Background: an optimization exercise with open tools, aiming at small area and a short achievable clock period. Do not read the settings as production practice.
RTL that was checked went through simulation tests only; none was proved equivalent to the original.
Some runs may be left out. An edit can pass the tests and still lose a function that they never use.
Function not checked in runs 2 to 4: the RTL went through the layout flow alone.

### flow/config.mk
export PLATFORM = sky130hd
export DESIGN_NAME = firQ
export DESIGN_NICKNAME = firQ
export VERILOG_FILES = /design/flow/design.v
export SDC_FILE = /design/flow/constraint.sdc
export NUM_CORES = 4
export LEC_CHECK = 0
export CAP_MARGIN = 20
export CORE_MARGIN = 2
export CORE_UTILIZATION = 40
export SLEW_MARGIN = 20
### flow/design.v
module firQ (input clk,  
				input signed [31:0] entrada,
				input enable,
				output reg signed [31:0] saida
				);
	parameter N = 8;
	wire signed [31:0] coef 		[0: N-1];
	reg signed [31:0] sample	[0:N-1];
	reg signed [63:0] acumulada;
	integer i;
	assign coef[0] = 32'd15085;
	assign coef[1] = 32'd1104;
	assign coef[2] = 32'd1102;
	assign coef[3] = 32'd1123;
	assign coef[4] = 32'd1123;
	assign coef[5] = 32'd1102;
	assign coef[6] = 32'd1104;
	assign coef[7] = 32'd15085; 
	always @(posedge clk ) begin 
	if(enable)begin
			for (i = N-1; i > 0; i=i-1) begin
				sample[i] <= sample[i-1]; 
			end
			sample[0] <= entrada; 
			acumulada  = 64'b0;
			for (i = 0; i < N; i=i+1) begin
				acumulada = acumulada + sample[i]*coef[i];
			end
			saida <= acumulada[47:16];
		end else begin
		for (i = 0; i < N; i=i+1) begin
				sample[i] <= 32'b0; 
			end
				saida <= 32'd0; 
		end
	end
endmodule
### flow/constraint.sdc
create_clock -name core_clock -period 18.0 [get_ports {clk}]
set_input_delay 3.6000 -clock core_clock [delete_from_list [all_inputs] [get_ports {clk}]]
set_output_delay 3.6000 -clock core_clock [all_outputs]
set_load 0.01 [all_outputs]
### flow/run.sh
#!/bin/bash
# synth_recipe.tcl (not shown) runs the flow's synth.tcl, then flattens the netlist and writes it again
# the make line also repeats each setting of config.mk as NAME=value (left out here)
make -C /OpenROAD-flow-scripts/flow DESIGN_CONFIG=/design/flow/config.mk WORK_HOME=/design/flow/orfs CLKGATE_MAP_FILE= SYNTH_SCRIPT=/design/flow/synth_recipe.tcl finish
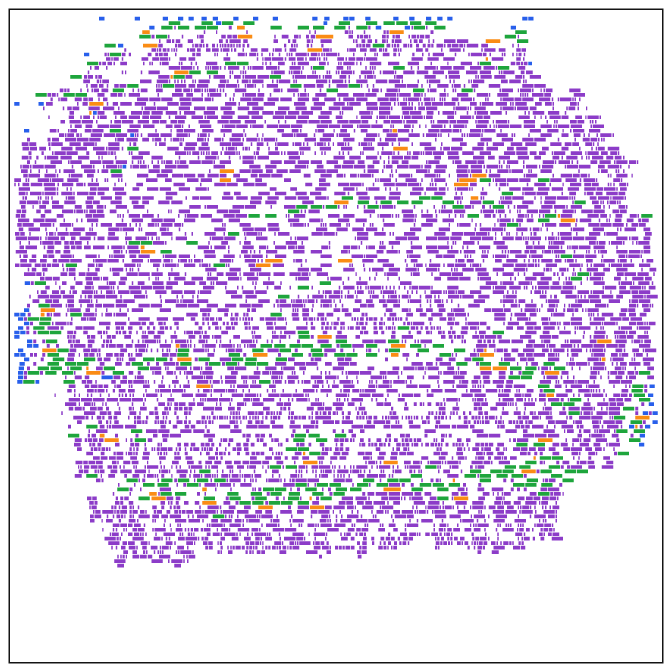
Run 1: placement by cell class
Green stands for sequential cells, cells 288. Blue stands for remaining buffers and delay cells, cells 71. Purple stands for combinational and other logic, cells 5755. Orange stands for clock drivers and dummy loads, cells 69.
total core area: 152000 um^2
Seq/total area: 0.0877

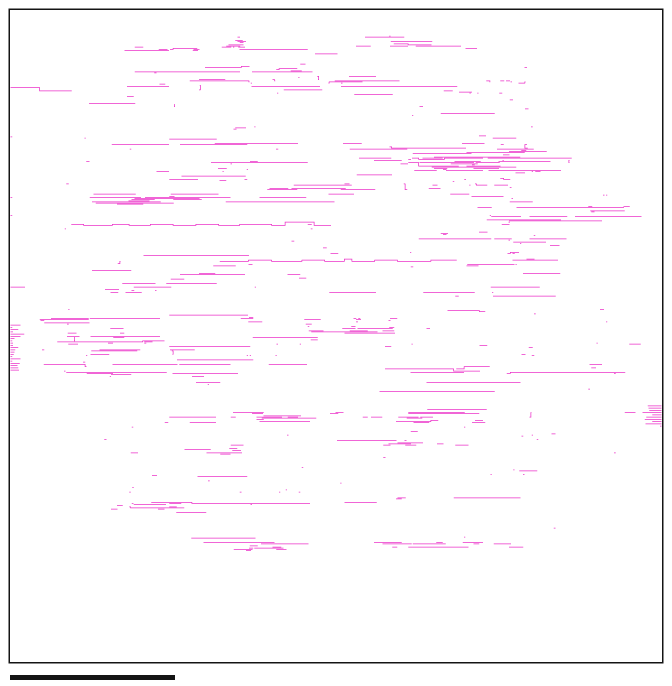
Run 1: metal 3
Scale bar: 100 um.
The layer holds 3.9% of the routed length. 332 nets have wire on it.

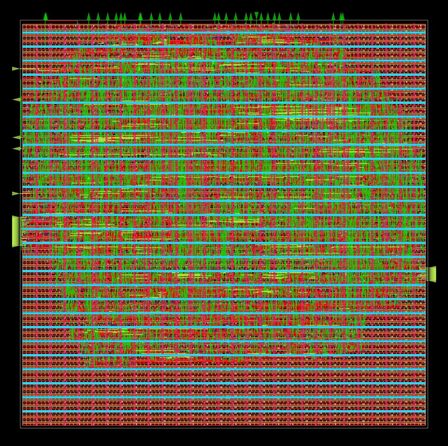
Run 1: top view of the die
DIE AREA: 156000 um^2
fin area: 65700 um^2
I/O pins: 66

==> flow_summary.ini, run 1 <==
[setup_path]
cp_slowest_cell = a211oi_1
cp_common_cell = fa_1
cp-endpoint = saida[31]
crit_fanout = 6
required_ps = 18530
endpoint_kind = register
start_kind = register
startpoint = sample[2][10]
r2r_end = saida[31]
cpPeakStageDelay_ps = 900
cp_num_buf_inv = 4
reg2reg_depth = 37
setup.worst_path.class = register to register
cp_top_family = adder cells
r2r_slack_ps = 5270
timing.rr.start = sample[2][10]
worstPathArrival_ps = 13260
cp_num_cells = 37

[grt]
first_global_vias = 42400
overflow = 0
antenna_found_initial = 2
grt_start_max_net_pins = 116
grt_pass1_wl_um = 259000
grt_use_total = 0.223

[finish]
clk_share = 0.0202
final_common_cell = inv_1
multi_input_area_share = 0.726
mostFrequentLayoutCells = inv_1, fa_1, ha_1
register_area_um2 = 5770
multiInputCombCellCount = 3707
multiInputGateArea_um2 = 47700
seq_cell_count = 288
nNonClkInverters = 2048
buf_share = 0.0107
n_all_buffers = 71
num-fill-cells = 14900
diodes = 4
drive_above_1_share = 0.0168
nNetsFinal = 8506
areaGrowthSynthToFinish_pct = 7.18
largestClassByArea = multi-input gates
clock_buffer_count = 47
instances_no_fill = 8217

[sta]
rsz0062_at_grt = no
setup_slack_ps = 5270
finalSetupTns_ps = 0
fin_crit_ps = 12730
slew_violations = 0
tightest_slew_ps = 1130
hold_ws_ps = 556
fin_worst_skew_ps = 38.0
hold_violations = 0
finalCritPeriodShare = 0.707
finalSetupViolCount = 0
fmax_mhz = 78.6
slew_headroom = 0.245

[yosys]
synth.most_common_cell = inv_1
syn_avg_cell_area_um2 = 10.1
yosys.area.top_type = fa_1
ys_types = 74
async_flop_share = 0
yosysSeqAreaShare = 0.0940
dominantRegCellSynth = dfxtp_1
synth_top_cells_by_area = fa_1, ha_1, inv_1
netlist_area_um2 = 61300
syn_nets = 8442
yosys_register_bits = 288
synth_warnings = 2
syn_inst = 6091
synth_edf_count = 0
netlist.area_leader.share = 0.434
synth_commonest_cells = inv_1, fa_1, ha_1

[clock_tree]
cts-resized-gates = 0
cts_tree = done
postCtsHoldBufs = 0
clock_latency_ps = 640
cts.htree.levels = 2
path_clk_slew_ps = 60
cts-root-buf = clkbuf_16
cts.sinks = 288
cts_buffers = 39
clock_path_buffers = 3
post_cts_buffers = 0

[place]
hpwl_um = 151000
place_ws_ps = 5430
placed_cells = 8144
numPortBuffers = 65
gp_congestion = 0.961

[die]
nWellTaps = 2030
die_x_um = 396
row_count = 143
die_h_um = 396
initial_core_util = 0.403

[route]
drtAntennaViolNets = 0
initialDrtViolationCount = 2289
firstDrtPassIters = 7
post_drt_wl_per_cell_um = 20.4
routed_wl_um = 167000
drc = 0
viasPerCell = 4.78
via_count = 39200

[job]
cap_violations = 0

[hold_path]
hold_class = register to register
hold_start = sample[1][18]
min_to = sample[2][18]
hold_depth = 2

[outcome]
outcome = finished clean
==> run 1: sequential cells by signal (all words and copies together) (netlist names) <==
| name | count |
|---|---|
| saida | 32 |
| sample | 256 |
==> run 1: cell families after synthesis <==
logic type	count (synthesis)	share of synthesized area
adder cells (fa/ha/maj)	2317	0.636
buffers and inverters	2096	0.129
AND/OR/NAND/NOR	617	0.0495
AO/OA/AOI/OAI	511	0.0544
flip-flops	288	0.0940
XOR/XNOR	237	0.0338
multiplexers	25	0.00420
==> run 1: per-layer routing <==
| metal | GRT usage | vias to the layer above | share of wire |
|---|---|---|---|
| met1 | 0.286 | 20000 | 0.42 |
| met5 | 0 | - | 0 |
| met2 | 0.384 | 789 | 0.50 |
| li1 | - | 18300 | - |
| met4 | 0.0894 | 0 | 0.048 |
| met3 | 0.0229 | 197 | 0.039 |
==> run 1: metrics by stage <==
step / utilization / area [um^2]
after CTS: 0.432 / 65700
after global routing: 0.432 / 65700
after floorplan: - / 61300
after detailed placement: 0.423 / 64400
after global placement: 0.423 / 64400
final: 0.432 / 65700
## Run 2: large edit since run 1, in outline
flow/design.v: 37 -> 1900 lines; modules unchanged: 0
  firQ: edited, 37 -> 1900 lines
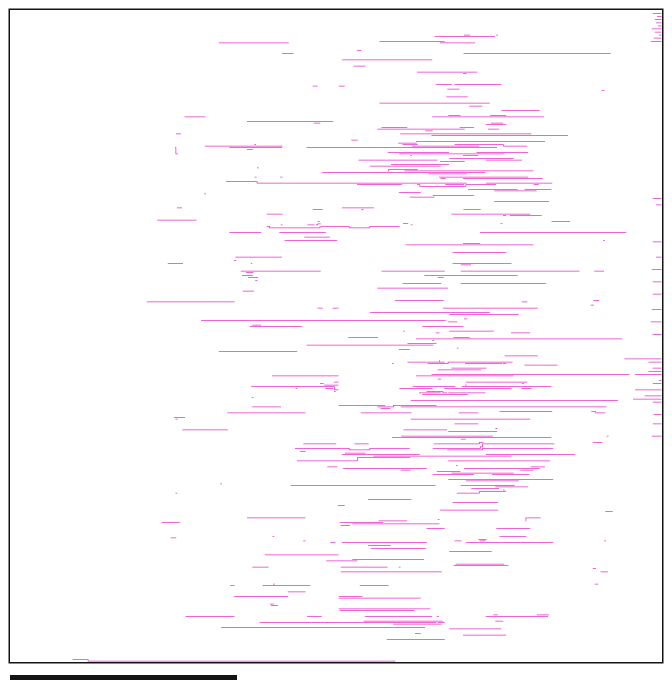
Run 2: metal 3
Scale bar: 100 um.
The longest straight run is 135 um. The wires run mostly horizontal. 261 nets have wire on it. The layer holds 7.6% of the routed length.

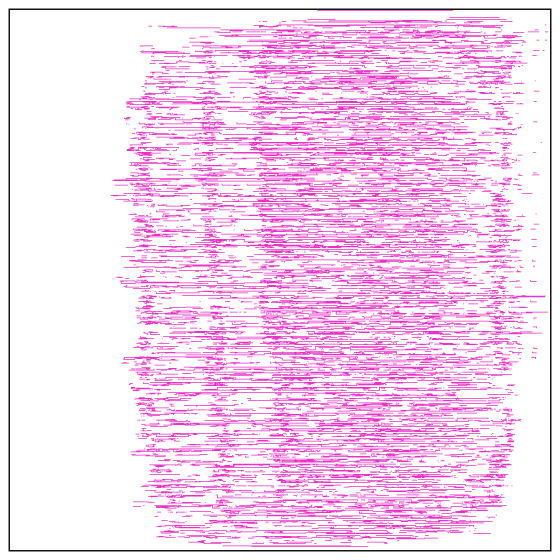
Run 2: M1 wires
The layer holds 48% of the routed length. 3933 nets have wire on it. The layer carries 41.1 mm of wire. The longest straight run is 116 um.
met1 Track Usage GR: 0.314
via count: 20900
final WL: 84800 um

==> flow_summary.ini, run 2 <==
[outcome]
outcome = finished clean

[route]
dr_wl_met3_um = 6420
drtAntennaViolNets = 0
m1WireLength_um = 41100
drc = 0
top_layer_used = met4
firstDrtPassIters = 5
initialDrtViolationCount = 1514
viasPerCell = 4.77
met2_length_um = 35400

[setup_path]
start_kind = register
cp-endpoint = saida[28]
required_ps = 18520
startpoint = s0[4]
cpPeakStageDelay_ps = 690
cp_top_family = adder cells
endpoint_kind = register
worstPathArrival_ps = 7340
cp_slowest_cell = dfxtp_1
r2r_end = saida[28]
crit_fanout = 11
cp_num_buf_inv = 3
r2r_slack_ps = 11180
reg2reg_depth = 18
cp_common_cell = fa_1
cp_num_cells = 18
timing.rr.start = s0[4]

[yosys]
netlist.area_leader.share = 0.352
yosys_register_bits = 389
synth_xor_area_frac = 0.0275
synth_mux_area_frac = 0.00218
async_flop_share = 0
synth_compound_area_frac = 0.0855
syn_inst = 3249
yosys.area.top_type = fa_1
synth_edf_count = 0
syn_nets = 4054
netlist_area_um2 = 32200
synth_top_cells_by_area = fa_1, dfxtp_1, inv_1
dominantRegCellSynth = dfxtp_1
synth_commonest_cells = inv_1, fa_1, dfxtp_1
synth_warnings = 1
synth.most_common_cell = inv_1
synth-adder-area-share = 0.432
ys_types = 67

[sta]
finalCritPeriodShare = 0.379
setup_slack_ps = 11180
hold_ws_ps = 431
tightest_slew_ps = 816
slew_headroom = 0.449
hold_violations = 0
finalSetupViolCount = 0
fin_worst_skew_ps = 28.9
slew_violations = 0
fmax_mhz = 147
finalSetupTns_ps = 0
fin_crit_ps = 6820
rsz0062_at_grt = no

[finish]
mostFrequentLayoutCells = inv_1, fa_1, dfxtp_1
final_common_cell = inv_1
largest-register = wsum
register_area_um2 = 7790
seq_cell_count = 389
multiInputCombCellCount = 1961
final_cell_area_um2 = 35300
instances_no_fill = 4380
buf_share = 0.0193
multi_input_area_share = 0.595
nNonClkInverters = 829
final_core_util = 0.445
clock_buffer_count = 57
multiInputGateArea_um2 = 21000
num-fill-cells = 7583
nNetsFinal = 4099
seq_share = 0.221
top_regs = wsum x35, csum x33, dsum x33
largestClassByArea = multi-input gates
diodes = 2
n_all_buffers = 69
areaGrowthSynthToFinish_pct = 9.78

[die]
die_h_um = 288
die_x_um = 288
dieArea_um2 = 82700
num_io_pins = 66
nWellTaps = 1050
coreArea_um2 = 79300
initial_core_util = 0.406
row_count = 103

[hold_path]
hold_class = register to register

[clock_tree]
clock_path_buffers = 3
cts-root-buf = clkbuf_16
postCtsHoldBufs = 0
cts_tree = done
path_clk_slew_ps = 60
cts.htree.levels = 2
cts-resized-gates = 0
cts_buffers = 44
post_cts_buffers = 0

[grt]
antenna_found_initial = 0
gr-usage-met2 = 0.312
met3_usage = 0.0442
first_global_vias = 22500
busiest_layer = met1
grt_pass1_wl_um = 132000
overflow = 0

[place]
placed_cells = 4298
gp_congestion = 0.956
hpwl_um = 71500
place_area_um2 = 33900
place_ws_ps = 11160
numPortBuffers = 65

[job]
cap_violations = 0
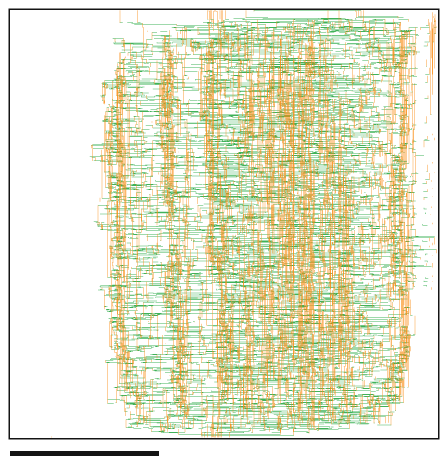
Run 2: routed metal, one color a layer
Scale bar: 100 um. Two of the layers only.
Orange stands for metal 2, wire length 35.4 mm. Green stands for metal 1, wire length 41.1 mm.
gr usage total: 0.211
Avg WL per Cell: 19.4 um

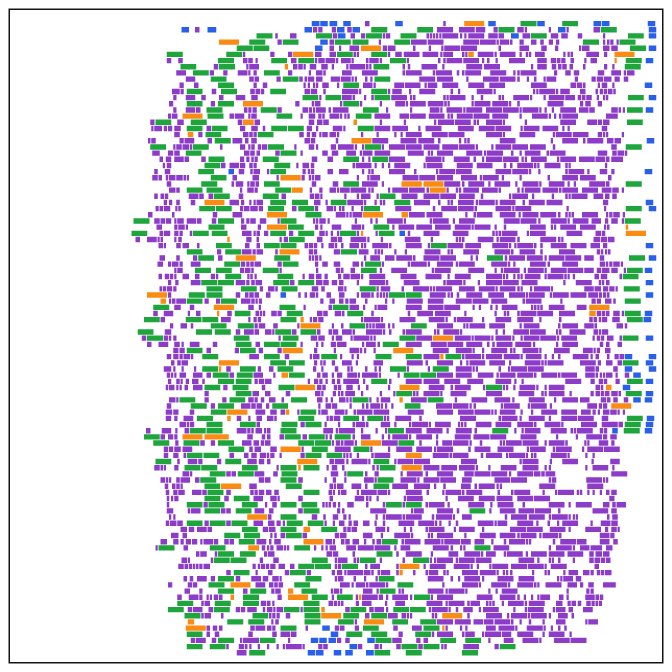
Run 2: placement by cell class
Orange stands for clock drivers and dummy loads, cells 80. Purple stands for combinational and other logic, cells 2790. Green stands for sequential cells, cells 389. Blue stands for remaining buffers and delay cells, cells 69.

[run 2: cell count changes after synthesis, moves of 12 or more]
cell / change
ha_1: -781
a21oi_1: -37
nand4_1: +13
xnor2_1: -116
and2_1: +51
o21a_1: -14
mux2i_1: -12
nor2_1: -16
fa_1: -765
dfxtp_1: +101
o21ai_0: -27
xor2_1: -20
inv_1: -1217
clkbuf_1: +20
[run 2: worst min-delay path by stage]
| stage | start | endpoint | slack, ps | cells past startpoint |
|---|---|---|---|---|
| floorplan | s5[0] | s6[0] | 410 | 1 |
| global placement | s5[30] | s6[30] | 410 | 1 |
| detailed placement | s5[11] | s6[11] | 420 | 1 |
| CTS | s5[20] | s6[20] | 430 | 1 |
| global route | s5[7] | s6[7] | 440 | 1 |
| finish | s5[27] | s6[27] | 430 | 1 |
==> run 2 -> run 3 <==
--- a/flow/config.mk
+++ b/flow/config.mk
@@ -6,6 +6,6 @@
 export NUM_CORES = 4
 export LEC_CHECK = 0
-export CAP_MARGIN = 20
+export CAP_MARGIN = 70
 export CORE_MARGIN = 2
 export CORE_UTILIZATION = 40
-export SLEW_MARGIN = 20
+export SLEW_MARGIN = 70
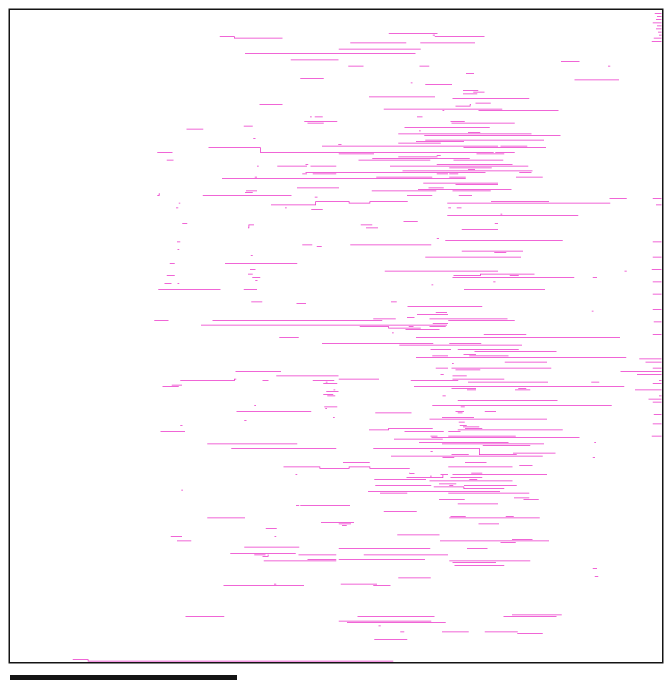
Run 3: metal 3
Scale bar: 100 um.
286 nets have wire on it. The layer holds 7.4% of the routed length.
via count: 21100
final WL: 85100 um

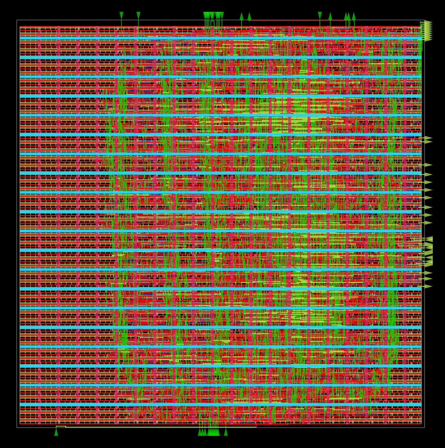
Run 3: top view of the die
post-layout util: 0.448
DIE AREA: 82700 um^2
chip height: 288 um
Cell Rows: 103

==> flow_summary.ini, run 3 <==
[sta]
tightest_slew_ps = 530
finalCritPeriodShare = 0.368
fmax_mhz = 151
slew_violations = 0
finalSetupViolCount = 0
rsz0062_at_grt = no
hold_ws_ps = 431
setup_slack_ps = 11370
finalSetupTns_ps = 0
hold_violations = 0
fin_crit_ps = 6630
slew_headroom = 0.644
fin_worst_skew_ps = 14.7

[route]
initialDrtViolationCount = 1559
met2_length_um = 35900
drtAntennaViolNets = 0
dr_wl_met3_um = 6330
drc = 0
m1WireLength_um = 41200
firstDrtPassIters = 5
top_layer_used = met4
post_drt_wl_per_cell_um = 19.4
viasPerCell = 4.82

[setup_path]
crit_fanout = 11
r2r_slack_ps = 11370
timing.rr.start = s0[15]
reg2reg_depth = 19
endpoint_kind = register
cp_slowest_cell = dfxtp_1
start_kind = register
r2r_end = saida[21]
cp_num_buf_inv = 3
setup.worst_path.class = register to register
cpPeakStageDelay_ps = 600
cp_common_cell = fa_1
required_ps = 18460
cp_top_family = adder cells
worstPathArrival_ps = 7090
path_cells = inv_1 > fa_1 > fa_1 > inv_1 > fa_1 > fa_1 > inv_1 > fa_1 > fa_1 > ha_1 > a21o_1 > a21o_1 > a21oi_1 > o21ai_0 > a31o_1 > a221o_2 > a311o_1 > xnor2_1 > nor2_1

[finish]
register_area_um2 = 7810
multiInputGateArea_um2 = 21100
largest_register_ffs = 35
drive_above_1_share = 0.0384
nNetsFinal = 4105
top_regs = wsum x35, csum x33, dsum x33
areaGrowthSynthToFinish_pct = 10.5
instances_no_fill = 4380
num-fill-cells = 7568
final_common_cell = inv_1
mostFrequentLayoutCells = inv_1, fa_1, dfxtp_1
largest-register = wsum

[grt]
antenna_found_initial = 1
busiest_layer = met2
first_global_vias = 22500
grt_pass1_wl_um = 132000
gr-usage-met2 = 0.314
grt_start_max_net_pins = 74
met3_usage = 0.0446
grt_use_total = 0.211
grtUsageMet1 = 0.313
overflow = 0

[clock_tree]
cts.htree.levels = 2
cts_buffers = 43
clock_latency_ps = 590
clock_path_buffers = 3
path_clk_slew_ps = 60
cts.sinks = 389
cts-resized-gates = 0
postCtsHoldBufs = 0
cts_tree = done
cts-root-buf = clkbuf_16
post_cts_buffers = 0

[yosys]
yosys.area_share.simple = 0.105
synth_mux_area_frac = 0.00218
ys_types = 67
synth-adder-area-share = 0.432
async_flop_share = 0
syn_inst = 3249
synth_warnings = 1
synth.most_common_cell = inv_1
syn_nets = 4054
netlist.area_leader.share = 0.352
syn_avg_cell_area_um2 = 9.90
synth_compound_area_frac = 0.0855
netlist_area_um2 = 32200
synth_commonest_cells = inv_1, fa_1, dfxtp_1
dominantRegCellSynth = dfxtp_1
synth_top_family_by_area = adder cells
yosysSeqAreaShare = 0.242
synth_edf_count = 0
synth_top_cells_by_area = fa_1, dfxtp_1, inv_1
yosys_register_bits = 389
synth_xor_area_frac = 0.0275
yosys.area.top_type = fa_1

[place]
hpwl_um = 71800
gp_congestion = 0.956
place_ws_ps = 11400
place_area_um2 = 34100
numPortBuffers = 65
placed_cells = 4305

[die]
die_x_um = 288
initial_core_util = 0.406
num_io_pins = 66

[hold_path]
hold_depth = 1
hold_class = register to register
min_to = s6[6]
hold_start = s5[6]

[outcome]
outcome = finished clean

[job]
cap_violations = 0
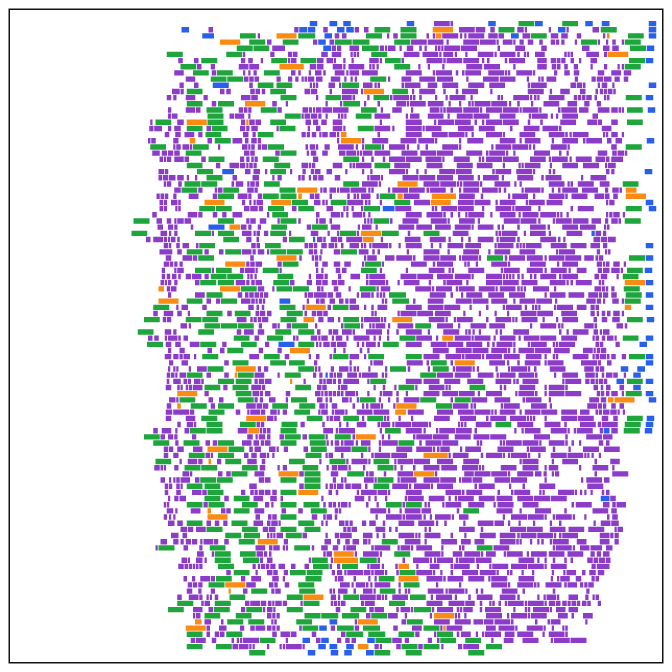
Run 3: placement by cell class
Blue stands for remaining buffers and delay cells, cells 76. Green stands for sequential cells, cells 389. Purple stands for combinational and other logic, cells 2790. Orange stands for clock drivers and dummy loads, cells 74.
fin area: 35500 um^2
Seq/total area: 0.220
total core area: 79300 um^2

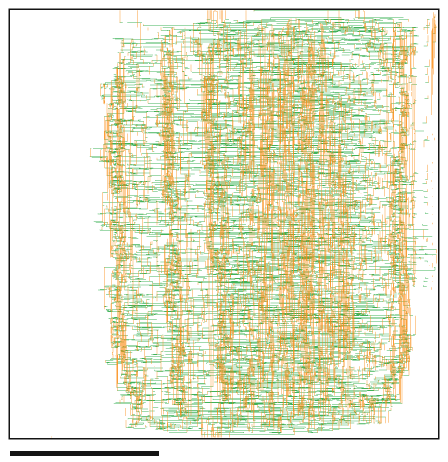
Run 3: routed metal, one color a layer
Scale bar: 100 um. Two of the layers only.
Green stands for metal 1, wire length 41.2 mm. Orange stands for metal 2, wire length 35.9 mm.

run 3: changes by cell type in the layout (fill, tap and decap cells not counted), sizes merged, moves of 3 or more:
cell / change
clkinv: -6
buf: +5
inv: -4
clkbuf: +3
run 3: layout make-up:
cell class / instances / share of cell area
Sequential cell: 389 / 0.220
Inverter: 829 / 0.0880
Multi-Input combinational cell: 1961 / 0.593
Clock inverter: 15 / 0.00557
Clock buffer: 59 / 0.0345
Tap cell: 1050 / 0.0370
Timing Repair Buffer: 76 / 0.0223
Antenna cell: 1 / 0.0000704
run 3: worst max-delay path by stage:
| stage | from | endpoint | slack (ps) | cells past startpoint |
|---|---|---|---|---|
| CTS | s0[15] | saida[21] | 11390 | 19 |
| global route | s0[15] | saida[21] | 11110 | 19 |
| floorplan | s0[22] | saida[21] | 12160 | 21 |
| detailed placement | s0[15] | saida[21] | 11400 | 19 |
| finish | s0[15] | saida[21] | 11370 | 19 |
| global placement | s0[4] | saida[28] | 11250 | 18 |
==> run 3 -> run 4 <==
==> flow/flow/run.sh (new file) <==
#!/bin/bash
# Standard ORFS layout, with repair_timing asked to leave a setup margin so that the
# layout's timing is actually optimised (the design's 18 ns clock leaves every path
# with positive slack, so the standard flow never repairs timing).
set -euo pipefail
MARGIN=$(cat flow/margin.txt)
bash standard.sh SETUP_SLACK_MARGIN=$MARGIN finish > flow_make.log 2>&1
==> flow/flow/margin.txt (new file) <==
13
==> flow/standard.sh (new file) <==
#!/bin/bash
# synth_recipe.tcl (not shown) runs the flow's synth.tcl, then flattens the netlist and writes it again
# the make line also repeats each setting of config.mk as NAME=value (left out here)
make -C /OpenROAD-flow-scripts/flow DESIGN_CONFIG=/design/flow/config.mk WORK_HOME=/design/flow/orfs CLKGATE_MAP_FILE= SYNTH_SCRIPT=/design/flow/synth_recipe.tcl "${@:-finish}"
--- a/flow/config.mk
+++ b/flow/config.mk
@@ -6,6 +6,6 @@
 export NUM_CORES = 4
 export LEC_CHECK = 0
-export CAP_MARGIN = 70
+export CAP_MARGIN = 20
 export CORE_MARGIN = 2
 export CORE_UTILIZATION = 40
-export SLEW_MARGIN = 70
+export SLEW_MARGIN = 20
removed: flow/run.sh
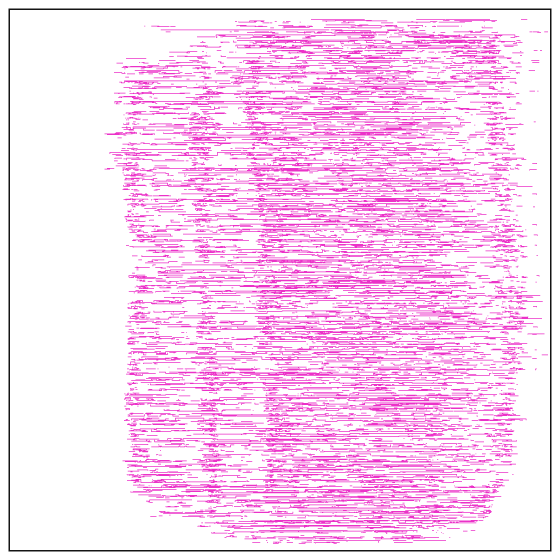
Run 4: M1 wires
4020 nets have wire on it. The longest straight run is 90.6 um. The layer carries 41.7 mm of wire. The wires run mostly horizontal. The layer holds 48% of the routed length.

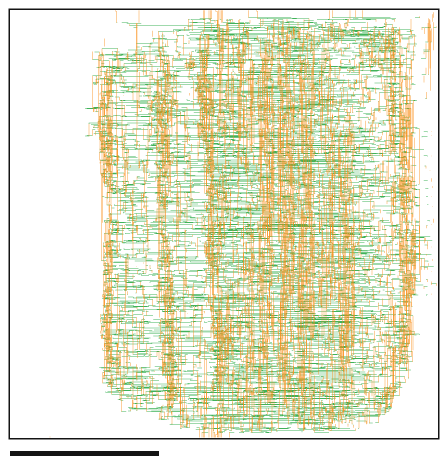
Run 4: routed metal, one color a layer
Scale bar: 100 um. Two of the layers only.
Orange stands for metal 2, wire length 36.7 mm. Green stands for metal 1, wire length 41.7 mm.

==> flow_summary.ini, run 4 <==
[outcome]
outcome = finished clean

[hold_path]
hold_depth = 1
hold_class = register to register
min_to = s6[19]
hold_start = s5[19]

[yosys]
yosysSeqAreaShare = 0.242
synth_warnings = 1
yosys.area.top_type = fa_1
synth_commonest_cells = inv_1, fa_1, dfxtp_1
synth_edf_count = 0
ys_types = 67
syn_avg_cell_area_um2 = 9.90
synth.most_common_cell = inv_1
syn_nets = 4054
netlist.area_leader.share = 0.352
yosys_register_bits = 389
syn_inst = 3249
netlist_area_um2 = 32200
dominantRegCellSynth = dfxtp_1
async_flop_share = 0

[finish]
largest_register_ffs = 35
areaGrowthSynthToFinish_pct = 16.6
top_regs = wsum x35, csum x33, dsum x33
largest-register = wsum
diodes = 0
register_area_um2 = 8010
nNetsFinal = 4201
instances_no_fill = 4479
mostFrequentLayoutCells = inv_1, fa_1, dfxtp_1
multiInputGateArea_um2 = 21900
drive_above_1_share = 0.141
num-fill-cells = 7366

[die]
row_count = 103
initial_core_util = 0.406
die_h_um = 288
coreArea_um2 = 79300
num_io_pins = 66
dieArea_um2 = 82700

[clock_tree]
postCtsHoldBufs = 0
path_clk_slew_ps = 70
cts.htree.levels = 2
cts.sinks = 389
cts-resized-gates = 211
cts-root-buf = clkbuf_16
cts_tree = done
clock_path_buffers = 3
post_cts_buffers = 86

[setup_path]
startpoint = s0[4]
r2r_slack_ps = 12230
start_kind = register
required_ps = 18450
r2r_end = saida[15]
setup.worst_path.class = register to register

[grt]
gr-usage-met2 = 0.320
busiest_layer = met2
antenna_found_initial = 1
grtUsageMet1 = 0.316
grt_pass1_wl_um = 133000
grt_start_max_net_pins = 90
first_global_vias = 22700
grt_use_total = 0.215

[place]
hpwl_um = 71300
place_ws_ps = 11670
place_area_um2 = 34300
gp_congestion = 0.922
placed_cells = 4298

[sta]
tightest_slew_ps = 887
fmax_mhz = 173
finalSetupTns_ps = 0
finalCritPeriodShare = 0.320
setup_slack_ps = 12230
hold_ws_ps = 424
fin_worst_skew_ps = 21.4
rsz0062_at_grt = yes
finalSetupViolCount = 0
hold_violations = 0
slew_violations = 0
fin_crit_ps = 5770

[route]
viasPerCell = 4.79
initialDrtViolationCount = 1405
drc = 0
post_drt_wl_per_cell_um = 19.5
firstDrtPassIters = 5
top_layer_used = met4
met2_length_um = 36700
drtAntennaViolNets = 0
dr_wl_met3_um = 6590

[job]
cap_violations = 0
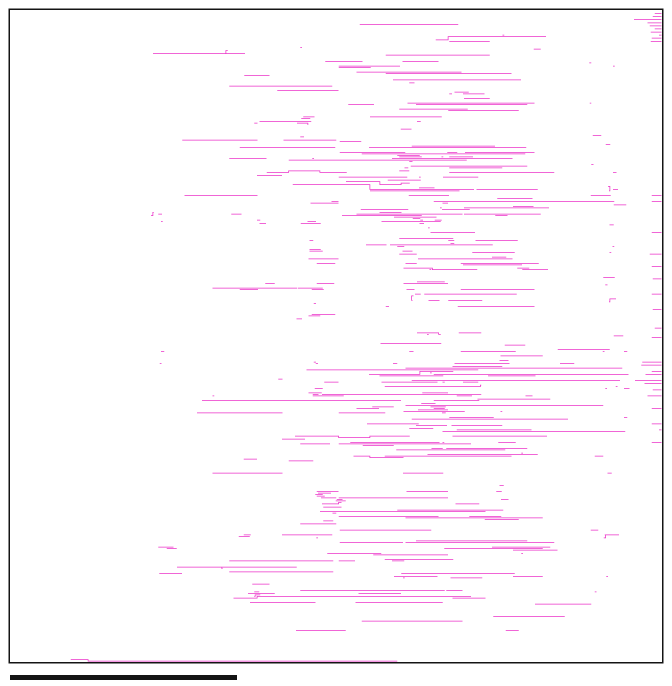
Run 4: metal 3
Scale bar: 100 um.
The longest straight run is 136 um. The layer carries 6590 um of wire.
final WL: 87100 um
met3 Use GR: 0.0501
via count: 21400

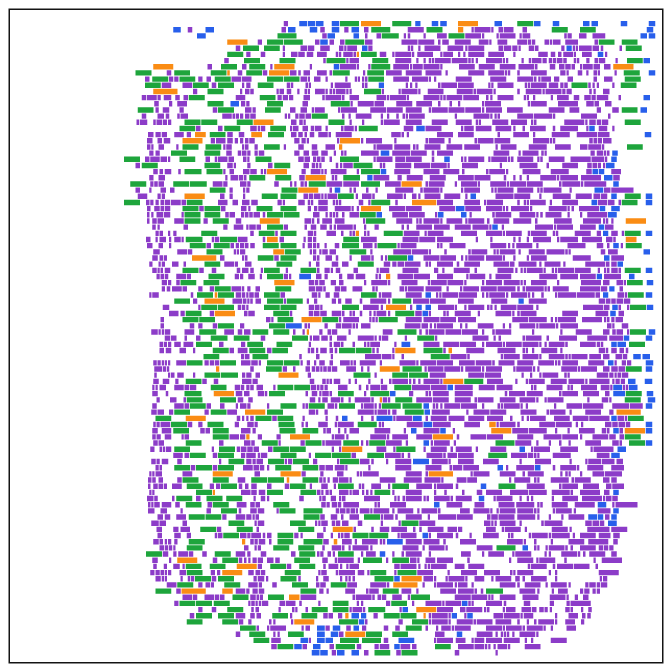
Run 4: placement by cell class
Blue stands for remaining buffers and delay cells, cells 171. Purple stands for combinational and other logic, cells 2791. Green stands for sequential cells, cells 389. Orange stands for clock drivers and dummy loads, cells 78.
fin area: 37500 um^2
post-layout util: 0.473

## run 4: kinds of logic after synthesis
kind of cell | count (synthesis) | synth area share
buffers and inverters | 899 | 0.105
adder cells (fa/ha/maj) | 771 | 0.432
AND/OR/NAND/NOR | 665 | 0.105
AO/OA/AOI/OAI | 417 | 0.0855
flip-flops | 389 | 0.242
XOR/XNOR | 101 | 0.0275
multiplexers | 7 | 0.00218
## run 4: area by class of cell
| cell class | instances | area share |
|---|---|---|
| Multi-Input combinational cell | 1962 | 0.583 |
| Sequential cell | 389 | 0.214 |
| Inverter | 829 | 0.0856 |
| Timing Repair Buffer | 171 | 0.0417 |
| Tap cell | 1050 | 0.0350 |
| Clock buffer | 60 | 0.0334 |
| Clock inverter | 18 | 0.00727 |
## run 4: critical path, cell delays in order, from the launching register on
cell	delay, ps
dfxtp_4	360
buf_4	140
buf_12	140
fa_1	500
fa_1	520
inv_1	60
fa_1	500
inv_1	50
fa_1	390
fa_1	530
fa_1	450
ha_4	280
a21oi_2	180
o21ai_2	90
a21oi_1	150
o21ai_1	90
a31o_4	240
a221o_2	420
buf_4	180
a21oi_2	130
xor2_1	180
nor2_1	60

## separate check: timing with driven ports
The results above use ideal ports. As a check the final layouts listed here were re-extracted and re-timed, cells and wires unchanged. Step 1 assumes that a clkbuf_16 drives the clock port and a buf_2 every other input. Step 2 adds t to the input delays and takes it off the output delays; t is the mean of the earliest and latest rising clock arrival at the registers after step 1. Input paths then give back, and output paths get back, about the clock's delay inside the block. Slacks: ideal / step 1 / step 2; pairs: ideal / step 1.
run	t, ns	slack for setup (ns)	pins driven straight from the clock port
run 1	0.700	5.271 / 5.271 / 5.271	1
run 2	0.648	11.183 / 11.183 / 11.183	1
run 3	0.646	11.372 / 11.372 / 11.372	1
run 4	0.637	12.235 / 12.235 / 12.235	1
After both steps every run listed still meets setup and hold.
